This design comes from an exercise in tuning for a short achievable clock period on the open sky130 flow, not from production work.
RTL that was checked went through simulation tests only; none was proved equivalent to the original.
The series may have gaps, and a smaller design here may also do less where the tests do not look.
For run 2, only the layout was checked, not whether the RTL still works.

Run 1, wire density map:
The die is cut into 36 by 36 equal tiles; black is low, pale yellow is high, scaled to the fullest tile. Values are wire area over tile area, all layers added.
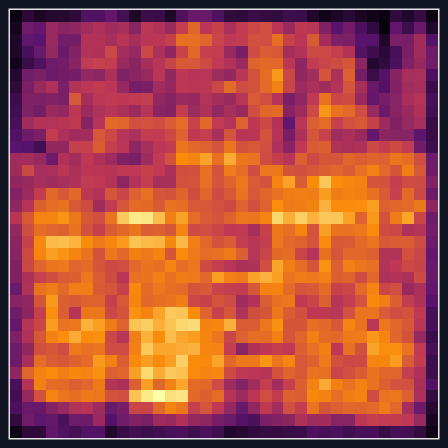
Run 1, layout detail:
Region (76, 76) to (106, 106) microns. Cells in grey, sequential cells in the stronger grey; small squares are vias.
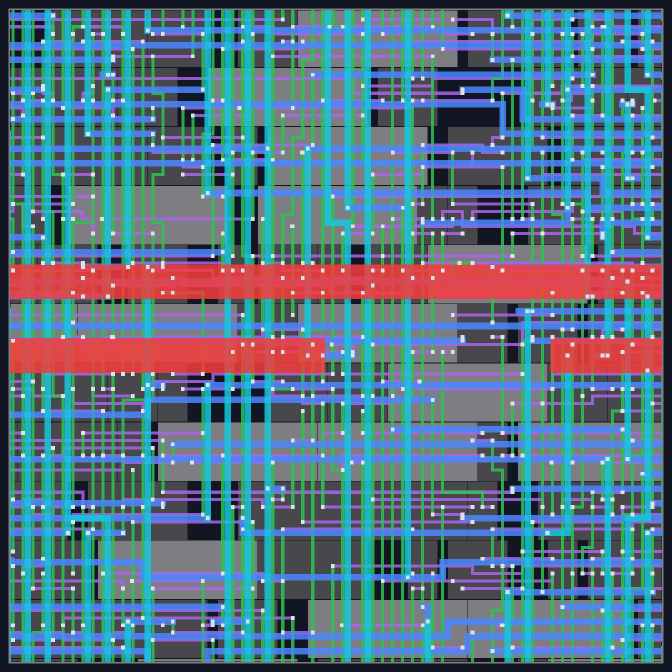
Run 1, clock routing:
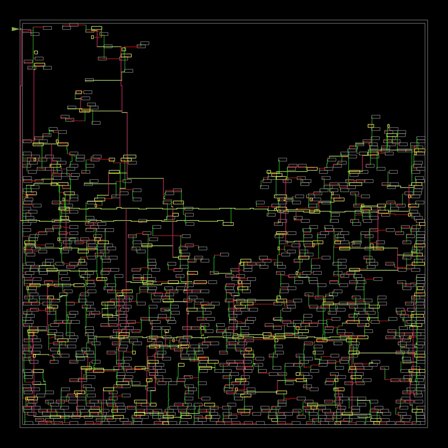
## flow/design.v in outline (module list and top-level ports)
// module processor: 6200 lines
// module g_inv: 3 lines
// module g_nand2: 3 lines
// module g_nand3: 3 lines
// module g_nand4: 3 lines
// module g_nor2: 3 lines
// module g_nor3: 3 lines
// module g_xor2: 3 lines
// module g_xnor2: 3 lines
// module g_a21oi: 3 lines
// module g_o21ai: 3 lines
// module g_a22oi: 3 lines
// module g_mux2i: 3 lines
// module g_and2: 3 lines
// module g_or2: 3 lines
module processor( input         clk, reset,
                  output [31:0] PC,
                  input  [31:0] instruction,
                  output        WE,
                  output [31:0] address_to_mem,
                  output [31:0] data_to_mem,
                  input  [31:0] data_from_mem
                );
  // ...
==> flow/flow/run.sh <==
#!/bin/bash
# The standard layout (standard.sh, standard synthesis unchanged) with
# three knobs changed:
#  - port buffers are plain buffers (buf_4) rather than the cell buffer_ports
#    picks by default, a slow delay buffer;
#  - timing repair may resize cells across footprints (so those port buffers
#    and other cells can be resized freely);
# Each tool's output goes to the ORFS logs under orfs/logs; make's own output
# goes to flow_make.log here.
set -euo pipefail
bash standard.sh MATCH_CELL_FOOTPRINT=0 \
  'BUFFER_PORTS_ARGS=-buffer_cell sky130_fd_sc_hd__buf_4' \
  finish > flow_make.log 2>&1
==> flow/standard.sh <==
#!/bin/bash
# synth_recipe.tcl (not shown) runs the flow's synth.tcl, then flattens the netlist and writes it again
# the make line also repeats each setting of config.mk as NAME=value (left out here)
make -C /OpenROAD-flow-scripts/flow DESIGN_CONFIG=/design/flow/config.mk WORK_HOME=/design/flow/orfs CLKGATE_MAP_FILE= SYNTH_SCRIPT=/design/flow/synth_recipe.tcl "${@:-finish}"
==> flow/config.mk <==
export PLATFORM = sky130hd
export DESIGN_NAME = processor
export DESIGN_NICKNAME = processor
export VERILOG_FILES = /design/flow/design.v
export SDC_FILE = /design/flow/constraint.sdc
export NUM_CORES = 4
export LEC_CHECK = 0
export CAP_MARGIN = 20
export CORE_MARGIN = 2
export CORE_UTILIZATION = 60
export SETUP_SLACK_MARGIN = 5
export SLEW_MARGIN = 20
export SYNTH_HIERARCHICAL = 1
export SYNTH_MINIMUM_KEEP_SIZE = 0
export TNS_END_PERCENT = 10
==> flow/constraint.sdc <==
create_clock -name core_clock -period 12.0 [get_ports {clk}]
set_input_delay 2.4000 -clock core_clock [delete_from_list [all_inputs] [get_ports {clk}]]
set_output_delay 2.4000 -clock core_clock [all_outputs]
set_load 0.01 [all_outputs]
==> run summary, run 1 <==
WL met2 - 155 mm
main combinational cell family by area after synthesis - compound AO/OA/AOI/OAI gates
well tap count - 1,662
normalized max-slew margin - 0.0909
number of global-route vias before repair - 83,037
placed cell area - 81,300 sq um
FFs & Latches - 1,024
Finished Layout Cells - 11,322
WP buf/inv - 7
non-clk buf share - 0.0816
DR WL met3 - 85.7 mm
YS warnings - 7
gr busiest metal - met2
# nets final - 9,773
H-Tree Depth - 3
Least-Margin Pin Slew - 1.36 ns
Synth Area in Simple Gates - 0.207
Post-CTS Repair Setup Buffers - 272
Reg2Reg Setup Slack - 6.17 ns
area of the die - 131,000 sq um
first-pass GRT wire length - 597 mm
met1 Usage GRT - 0.703
RSZ-0062 raised after global routing - yes
Die W - 362 microns
CTS Buffer Depth - 3
Setup Slack @ Placement - 2.27 ns
M1 wire length - 139 mm
commonest non-fill, non-tap cell in the layout - nor2_1
Critical Path, Cell by Cell - buf_16 -> clkinvlp_4 -> nand2_8 -> buf_4 -> nor2_4 -> clkbuf_16 -> a22oi_2 -> nand4_1 -> nor2_4 -> nand2_4 -> nand2_2 -> o21ai_1 -> a21oi_2 -> inv_1 -> inv_1 -> xnor2_1 -> buf_4
ys flop type - dfxtp_1
Largest cell class - multi-input gates
final worst path period need - 8.29 ns
Post-CTS Hold Buffers - 0
initial antenna violation count - 29
Plain + repair buffers - 791
Die H - 362 microns
status - complete, no violations
Core Box Area - 127,000 sq um
xor/xnor share of the synthesized area - 0.0236
crit-path max FO - 8
CTS tree - done
commonest cells after routing, fill and taps aside - 1,704 x nor2_1, 1,440 x a22oi_2, 1,024 x dfxtp_1
Syn Area/Cell - 8.28 sq um
reg2reg path depth - 15
DRT Pass-1 Iters - 17
Seq area share - 0.225
met3 usage - 0.410
Fmax - 121 MHz
Root Driver - clkbuf_16
Setup crit end kind - primary output
register area share after synthesis - 0.267
Notes on 'wire density map' above:
60% of the tiles are over half the peak. The fullest tile reaches 1.3. 0.10% of the tiles are nearly empty. The mean over all tiles is 0.67.
drt wl/cell: 38.1 microns
gr usage total: 0.619
DRT Wirelength: 432 mm
routed vias: 91,970

Notes on 'layout detail' above:
Key: M1 = purple; M4 = cyan; M5 = red; M3 = blue; M2 = green
Sequential cells in the window: 15. Most frequent: a22oi_2 (18), dfxtp_1 (15), a211oi_1 (14). 71 logic cells have their middle in the window.

Notes on 'clock routing' above:
Worst Skew: 0.0961 ns
CTS Buf Count: 107
clock buffer count: 156
worst-skew pair later-pin latency: 0.82 ns

-- run 1: cell usage after synthesis, types with 19 or more instances --
master    instances  share of area
a211oi_1        808          0.079
a211oi_2         33         0.0054
a21o_1           45         0.0044
a21oi_1         257          0.017
a221oi_1         30         0.0034
a22oi_1          28         0.0027
a22oi_2        1440           0.23
a31oi_1          32         0.0026
and3_1           30         0.0024
buf_1            22         0.0011
buf_2           102         0.0066
buf_4            70         0.0068
clkbuf_1        450          0.022
dfxtp_1        1024           0.27
ha_1            152          0.025
inv_1           219          0.011
mux2_2           19         0.0028
mux2i_1          61         0.0079
mux4_2           54          0.016
nand2_1         730          0.036
nand2b_1         24         0.0020
nand3_1          94         0.0061
nand4_1         430          0.035
nor2_1         1960          0.096
nor2b_1          22         0.0018
nor3_1          266          0.017
nor4_1           38         0.0031
o211ai_1         39         0.0038
o21a_1           51         0.0050
o21ai_0         143         0.0093
o21ai_1          40         0.0026
o21bai_1         27         0.0026
o22ai_1          23         0.0019
o31ai_1          19         0.0019
or3_1            19         0.0015
xnor2_1         140          0.016
xor2_1           67         0.0076
Run 1, I/O pins on the die edge:
Pins as bars across the die edge, other pins in grey.
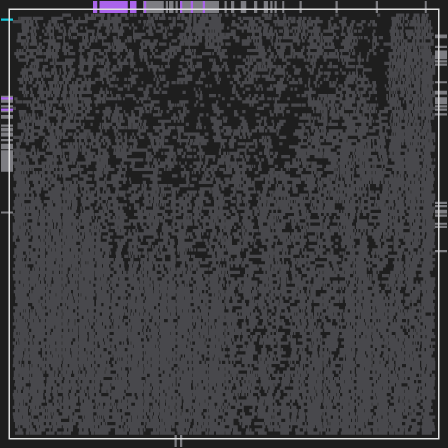

## Run 2: files that changed since run 1, shown whole
removed: flow/flow/run.sh
removed: flow/standard.sh
==> flow/design.v <==
module processor( input         clk, reset,
                  output [31:0] PC,
                  input  [31:0] instruction,
                  output        WE,
                  output [31:0] address_to_mem,
                  output [31:0] data_to_mem,
                  input  [31:0] data_from_mem
                );
	wire reg_write, alu_src_a, alu_src_b, mem_to_reg, branch_beq, branch_jal, branch_jalr, zero;
	wire [2:0] alu_control, imm_control;
	wire [31:0]	rs1, rs2, imm_out, mux0_out, mux1_out, mux2_out, mux3_out, alu0_out, alu1_out, alu2_out, mux_2_0_out, mux_2_1_out;
	wire xxx1, xxx2; 
	wire [1:0] mux_2_1_control;
	reg [31:0] my_PC;
			controller ctr(	instruction[6:0], 
						instruction[14:12],
						instruction[31:25],
						reg_write,
						alu_control,
						WE,
						imm_control,
						alu_src_a,
						alu_src_b,
						mem_to_reg,
						branch_beq,
						branch_jal,
						branch_jalr,
						mux_2_1_control);
		gpr_set gpr(	instruction[19:15],
						instruction[24:20],
						instruction[11:7],
						reg_write,
						mux1_out,
						clk,
						rs1, 
						rs2,
						reset);
		imm_decoder imm(instruction[31:7],
						imm_control,
						imm_out);
		mux mux0(mux_2_1_out, alu2_out, branch_jal | branch_jalr, mux0_out);
		mux mux1(mux0_out, data_from_mem, mem_to_reg, mux1_out);
		mux mux2(rs1, my_PC, alu_src_a, mux2_out);
		mux mux3(rs2, imm_out, alu_src_b, mux3_out);
		alu alu0(	mux2_out,
					mux3_out,
					alu_control,
					alu0_out,
					zero);
		alu alu1(	imm_out,
					my_PC,
					3'b000,
					alu1_out,
					xxx1);
		alu alu2(	{{29{1'b0}},3'b100},
					my_PC,
					3'b000,
					alu2_out,
					xxx2);
		mux2 mux_2_0(	alu2_out,
						alu0_out,
						alu1_out,
						my_PC,
						{(zero & branch_beq) | branch_jal, branch_jalr},
						mux_2_0_out);
		mux2 mux_2_1(	alu0_out,
						imm_out,
						alu1_out,
						{32{1'b0}},
						mux_2_1_control,
						mux_2_1_out);				
	always @(posedge clk)
	begin
		if (reset)
		begin
			my_PC <= 0;
		end
		else
		begin
			my_PC <= mux_2_0_out;
		end
	end
	assign PC = my_PC;
	assign address_to_mem = mux_2_1_out;
	assign data_to_mem = rs2;
endmodule
module alu(	input	signed	[31:0]	src_a,
			input	signed	[31:0]	src_b,
			input			[2:0]	alu_control,
			output	reg		[31:0]	alu_out,
			output	reg				zero); 
	always @(*)
	begin
		case (alu_control)
			3'b000:  
				alu_out <= src_a + src_b;
			3'b001:  
				alu_out <= src_a & src_b;
			3'b010:  
				alu_out <= src_a - src_b;
			3'b011:  
				alu_out <= src_a < src_b;
			3'b100:  
				alu_out <= {src_a[31:24] + src_b[31:24], src_a[23:16] + src_b[23:16], src_a[15:8] + src_b[15:8], src_a[7:0] + src_b[7:0]};
			3'b101:  
				alu_out <= src_a << src_b;
			3'b110:  
				alu_out <= src_a >> src_b;
			3'b111:  
				alu_out <= src_a >>> src_b;
		endcase
		zero <= alu_out == {32{1'b0}} ? 1 : 0;
	end
endmodule
module mux(	input		[31:0]	in1,
			input		[31:0]	in2,
			input				control,
			output	reg	[31:0]	out);
	always @(*)
		if (control)
			out <= in2;
		else
			out <= in1;
endmodule
module mux2(input		[31:0]	in1,
			input		[31:0]	in2,
			input		[31:0]	in3,
			input		[31:0]	in4,
			input		[1:0]	control,
			output	reg	[31:0]	out);
	always @(*)
		case (control)
			0: out <= in1;
			1: out <= in2;
			2: out <= in3;
			3: out <= in4;
			default: out <= in1;
		endcase
endmodule
module gpr_set(	input		[4:0]	a1,
				input		[4:0]	a2,
				input		[4:0]	a3,
				input				we3,
				input		[31:0]	wd3,
				input				clk,
				output		[31:0]	rd1,
				output		[31:0]	rd2,
				input				reset);
	reg[31:0] regs [31:0];
	always @(posedge clk)
	begin
		if (reset)
		begin
			regs[0] <= {32{1'b0}};
			regs[1] <= {32{1'b0}};
			regs[2] <= {32{1'b0}};
			regs[3] <= {32{1'b0}};
			regs[4] <= {32{1'b0}};
			regs[5] <= {32{1'b0}};
			regs[6] <= {32{1'b0}};
			regs[7] <= {32{1'b0}};
			regs[8] <= {32{1'b0}};
			regs[9] <= {32{1'b0}};
			regs[10] <= {32{1'b0}};
			regs[11] <= {32{1'b0}};
			regs[12] <= {32{1'b0}};
			regs[13] <= {32{1'b0}};
			regs[14] <= {32{1'b0}};
			regs[15] <= {32{1'b0}};
			regs[16] <= {32{1'b0}};
			regs[17] <= {32{1'b0}};
			regs[18] <= {32{1'b0}};
			regs[19] <= {32{1'b0}};
			regs[20] <= {32{1'b0}};
			regs[21] <= {32{1'b0}};
			regs[22] <= {32{1'b0}};
			regs[23] <= {32{1'b0}};
			regs[24] <= {32{1'b0}};
			regs[25] <= {32{1'b0}};
			regs[26] <= {32{1'b0}};
			regs[27] <= {32{1'b0}};
			regs[28] <= {32{1'b0}};
			regs[29] <= {32{1'b0}};
			regs[30] <= {32{1'b0}};
			regs[31] <= {32{1'b0}};
		end
		else
		begin
			if (a3 != 5'b00000)
			begin
				if (we3)
				begin
					regs[a3] <= wd3;
				end
			end
		end
	end
	assign rd1 = regs[a1];
	assign rd2 = regs[a2];
endmodule
module imm_decoder(	input		[24:0]	imm_in,
					input		[2:0]	imm_control,
					output	reg	[31:0]	imm_out);
	always @(*)
		case (imm_control)
			3'b000:  
				imm_out <= {{21{imm_in[24]}}, imm_in[23:18], imm_in[17:14], imm_in[13]};
			3'b001:  
				imm_out <= {{21{imm_in[24]}}, imm_in[23:18], imm_in[4:1], imm_in[0]};
			3'b010:  
				imm_out <= {32{1'b0}};
			3'b011:  
				imm_out <= {{20{imm_in[24]}}, imm_in[0], imm_in[23:18], imm_in[4:1], 1'b0};
			3'b100:  
				imm_out <= {{12{imm_in[24]}}, imm_in[12:5], imm_in[13], imm_in[23:18], imm_in[17:14], 1'b0};
			3'b101:  
				imm_out <= {imm_in[24], imm_in[23:13], imm_in[12:5], {12{1'b0}}};
			default:
				imm_out <= {32{1'b0}};
		endcase
endmodule
module controller(	input 		[6:0] 	opcode, 
					input		[2:0]	funct3,
					input		[6:0]	funct7,
					output reg			reg_write,
					output reg	[2:0]	alu_control,
					output reg			mem_write,
					output reg	[2:0]	imm_control,
					output reg			alu_src_a,
					output reg			alu_src_b,
					output reg			mem_to_reg,
					output reg			branch_beq,
					output reg			branch_jal,
					output reg			branch_jalr,
					output reg	[1:0]	mux_2_1_control);
	always @(*)
		case (opcode)
			7'b0110011:	 
			begin
				case (funct7)
					7'b0000000:  
					begin
						case (funct3)
							3'b000:  
								alu_control <= 000;
							3'b111:  
								alu_control <= 001;
							3'b010:  
								alu_control <= 011;
							3'b001:  
								alu_control <= 101;
							3'b101:  
								alu_control <= 110;
							default:  
								alu_control <= 000;
						endcase
					end
					7'b0100000:  
					begin
						case (funct3)
							3'b000:  
								alu_control <= 010;
							3'b101:  
								alu_control <= 111;
							default:  
								alu_control <= 010;
						endcase
					end
					default:  
						alu_control <= 000;
				endcase
				{reg_write, mem_write, imm_control, alu_src_a, alu_src_b, mem_to_reg, branch_beq, branch_jal, branch_jalr, mux_2_1_control} <= {1'b1, 1'b0, 3'b000, 1'b0, 1'b0, 1'b0, 1'b0, 1'b0, 1'b0, 2'b00};
			end
			7'b0010011:  
				{reg_write, alu_control, mem_write, imm_control, alu_src_a, alu_src_b, mem_to_reg, branch_beq, branch_jal, branch_jalr, mux_2_1_control} <= {1'b1, 3'b000, 1'b0, 3'b000, 1'b0, 1'b1, 1'b0, 1'b0, 1'b0, 1'b0, 2'b00};
			7'b0001011:  
				{reg_write, alu_control, mem_write, imm_control, alu_src_a, alu_src_b, mem_to_reg, branch_beq, branch_jal, branch_jalr, mux_2_1_control} <= {1'b1, 3'b100, 1'b0, 3'b010, 1'b0, 1'b0, 1'b0, 1'b0, 1'b0, 1'b0, 2'b00};
			7'b0000011:  
				{reg_write, alu_control, mem_write, imm_control, alu_src_a, alu_src_b, mem_to_reg, branch_beq, branch_jal, branch_jalr, mux_2_1_control} <= {1'b1, 3'b000, 1'b0, 3'b000, 1'b0, 1'b1, 1'b1, 1'b0, 1'b0, 1'b0, 2'b00};
			7'b0100011:  
				{reg_write, alu_control, mem_write, imm_control, alu_src_a, alu_src_b, mem_to_reg, branch_beq, branch_jal, branch_jalr, mux_2_1_control} <= {1'b0, 3'b000, 1'b1, 3'b001, 1'b0, 1'b1, 1'b1, 1'b0, 1'b0, 1'b0, 2'b00};
			7'b1100011:  
				{reg_write, alu_control, mem_write, imm_control, alu_src_a, alu_src_b, mem_to_reg, branch_beq, branch_jal, branch_jalr, mux_2_1_control} <= {1'b0, 3'b010, 1'b0, 3'b011, 1'b0, 1'b0, 1'b0, 1'b1, 1'b0, 1'b0, 2'b00};
			7'b1101111:  
				{reg_write, alu_control, mem_write, imm_control, alu_src_a, alu_src_b, mem_to_reg, branch_beq, branch_jal, branch_jalr, mux_2_1_control} <= {1'b1, 3'b000, 1'b0, 3'b100, 1'b0, 1'b0, 1'b0, 1'b0, 1'b1, 1'b0, 2'b00};
			7'b1100111:  
				{reg_write, alu_control, mem_write, imm_control, alu_src_a, alu_src_b, mem_to_reg, branch_beq, branch_jal, branch_jalr, mux_2_1_control} <= {1'b1, 3'b000, 1'b0, 3'b000, 1'b0, 1'b1, 1'b0, 1'b0, 1'b0, 1'b1, 2'b00};
			7'b0010111:  
				{reg_write, alu_control, mem_write, imm_control, alu_src_a, alu_src_b, mem_to_reg, branch_beq, branch_jal, branch_jalr, mux_2_1_control} <= {1'b1, 3'b000, 1'b0, 3'b101, 1'b1, 1'b1, 1'b0, 1'b0, 1'b0, 1'b0, 2'b10};
			7'b0110111:  
				{reg_write, alu_control, mem_write, imm_control, alu_src_a, alu_src_b, mem_to_reg, branch_beq, branch_jal, branch_jalr, mux_2_1_control} <= {1'b1, 3'b000, 1'b0, 3'b101, 1'b0, 1'b1, 1'b0, 1'b0, 1'b0, 1'b0, 2'b01};
			default:  
				{reg_write, alu_control, mem_write, imm_control, alu_src_a, alu_src_b, mem_to_reg, branch_beq, branch_jal, branch_jalr, mux_2_1_control} <= {1'b0, 3'b000, 1'b0, 3'b000, 1'b0, 1'b0, 1'b0, 1'b0, 1'b1, 1'b1, 2'b00};
		endcase			
endmodule
==> flow/run.sh <==
#!/bin/bash
# synth_recipe.tcl (not shown) runs the flow's synth.tcl, then flattens the netlist and writes it again
# the make line also repeats each setting of config.mk as NAME=value (left out here)
make -C /OpenROAD-flow-scripts/flow DESIGN_CONFIG=/design/flow/config.mk WORK_HOME=/design/flow/orfs CLKGATE_MAP_FILE= SYNTH_SCRIPT=/design/flow/synth_recipe.tcl finish
==> flow/config.mk <==
export PLATFORM = sky130hd
export DESIGN_NAME = processor
export DESIGN_NICKNAME = processor
export VERILOG_FILES = /design/flow/design.v
export SDC_FILE = /design/flow/constraint.sdc
export NUM_CORES = 4
export LEC_CHECK = 0
export CAP_MARGIN = 20
export CORE_MARGIN = 2
export CORE_UTILIZATION = 40
export SETUP_SLACK_MARGIN = 3
export SLEW_MARGIN = 20
Run 2, I/O pins on the die edge:
Pins as bars across the die edge, other pins in grey.
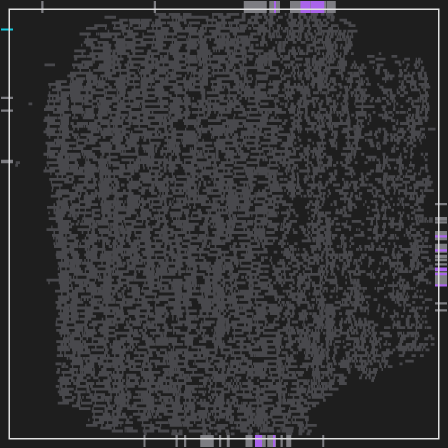
Key: PC = purple [pins 32, direction output, edge 21 top, 6 right, 5 bottom]; clk = cyan [pins 1, direction input, edge left]
Die W: 416 microns
IO Port Bufs: 162
Die H: 416 microns

Run 2, clock routing:
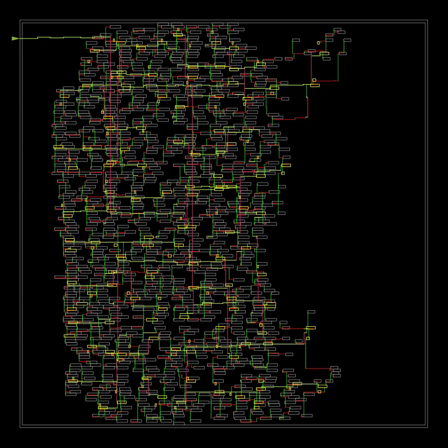
FFs & Latches: 1,056
Worst Skew: 0.0466 ns

==> run summary, run 2 <==
status - complete, no violations
register area share after synthesis - 0.461 (+0.195)
commonest cells after routing, fill and taps aside - 1,304 x nor2_1, 1,024 x edfxtp_1, 642 x buf_4
RSZ-0062 raised after global routing - yes
crit-path max FO - 11 (+3)
final worst path period need - 10.53 ns (+2.23 ns)
drt wl/cell - 38.6 microns (+1.2%)
met3 usage - 0.123 (-0.286)
CTS tree - done
CTS Buffer Depth - 3 (unchanged)
Setup Slack @ Placement - -0.0523 ns (-2.32 ns)
met1 Usage GRT - 0.458 (-0.244)
Core Box Area - 169,000 sq um (+33%)
gr busiest metal - met2
first-pass GRT wire length - 479 mm (-20%)
Root Driver - clkbuf_16
Setup crit end kind - primary output
reg2reg path depth - 36 (+21)
placed cell area - 75,300 sq um (-7.3%)
H-Tree Depth - 3 (unchanged)
WP buf/inv - 6 (-1)
area of the die - 173,000 sq um (+32%)
normalized max-slew margin - 0.204 (+0.113)
YS warnings - 7 (unchanged)
worst-skew pair later-pin latency - 0.76 ns (-0.06 ns)
post-synth top area share - 0.452 (+0.185)
# nets final - 7,030 (-28%)
commonest non-fill, non-tap cell in the layout - nor2_1
number of global-route vias before repair - 58,993 (-29%)
Run 2, register map, names as in the netlist:
Scale bar: 100 microns.
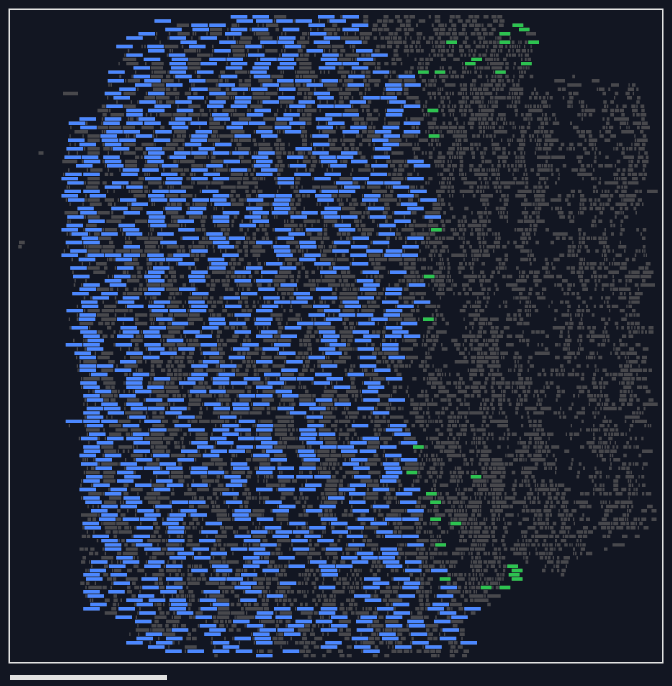
Key: my_PC = green [flops 32]; gpr.regs = blue [flops 1,024]
Seq area share: 0.368
Final Util: 0.504
FF+latch area: 31,400 sq um

Run 2, wire density map:
The die is cut into 21 by 21 equal tiles; black is low, pale yellow is high, scaled to the fullest tile. Values are wire area over tile area, all layers added.
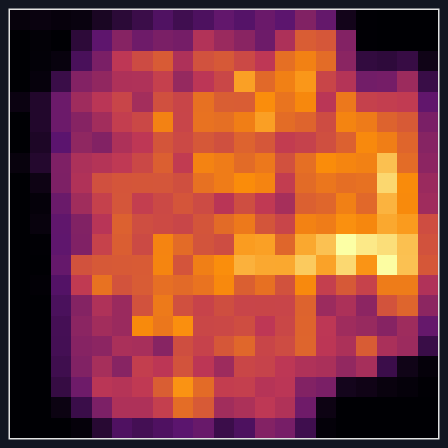
49% of the tiles are over half the peak. The mean over all tiles is 0.38. The densest ninth of the die: middle right. 13% of the tiles are nearly empty.
routed vias: 62,960
DRT Wirelength: 354 mm

-- run 2: cell types whose count changed after synthesis, moves of 403 or more --
cell and delta:
nor2_1 -614, edfxtp_1 +1024, mux2i_1 +410, a22oi_2 -1440, a211oi_1 -758, nand2_1 -411
dfxtp_1 -992, nand4_1 -403
-- run 2: final cells by class --
| type | count | area, sq um |
|---|---|---|
| diodes | 12 | 30.0 |
| clock buffers | 138 | 2870 |
| clock inverters | 59 | 597 |
| fillers | 14890 | 83900 |
| inverters | 111 | 437 |
| multi-input cells | 4609 | 37300 |
| flip-flops and latches | 1056 | 31400 |
| well taps | 2218 | 2780 |
| repair buffers | 976 | 9800 |
-- run 2: what timing repair did --
action	CTS	global route
gates cloned	22	10
setup endpoints to repair	282	64
buffers inserted	121	92
resized for setup	610	357
pin swaps	126	161
-- run 2: kinds of logic after synthesis --
kind of cell,count (synthesis),synth area share
adders and majority gates,104,0.0197
and+or+nand+nor,2199,0.140
muxes,842,0.188
AOI/OAI and AO/OA,1342,0.135
xor gates and xnor gates,89,0.0115
DFF,1056,0.461
buffers and inverters,692,0.0442
other,1,0.0000551

## port drivers added, routing unchanged
The flow's constraints put no driver on any port. The routed layouts listed below were extracted and timed again, unchanged, in two steps.
Step 1 assumes that a clkbuf_16 drives the clock port and a buf_2 every other input.
Step 2, shift: input delay + t, output delay - t, t = (earliest + latest rising clock arrival at the registers) / 2. This alone moves slack from input paths to output paths.
a / b / c = ideal / step 1 / step 2; a / b = the first two.
run | t (ns) | setup WS [ns] | hold WS [ns] | latest minus earliest clock arrival (ns) | worst data-port slew with drivers (ns)
run 1 | 0.857 | 3.707 / 3.639 / 2.867 | 0.530 / 0.530 / 0.530 | 0.096 / 0.096 | 0.10
run 2 | 0.824 | 1.475 / 1.157 / 1.157 | 0.645 / 0.645 / 0.645 | 0.047 / 0.047 | 0.42
After both steps setup and hold are still met in every run listed. The setup slack of run 1, which loses most, moves by -0.068 ns with the drivers and by -0.840 ns with both steps.
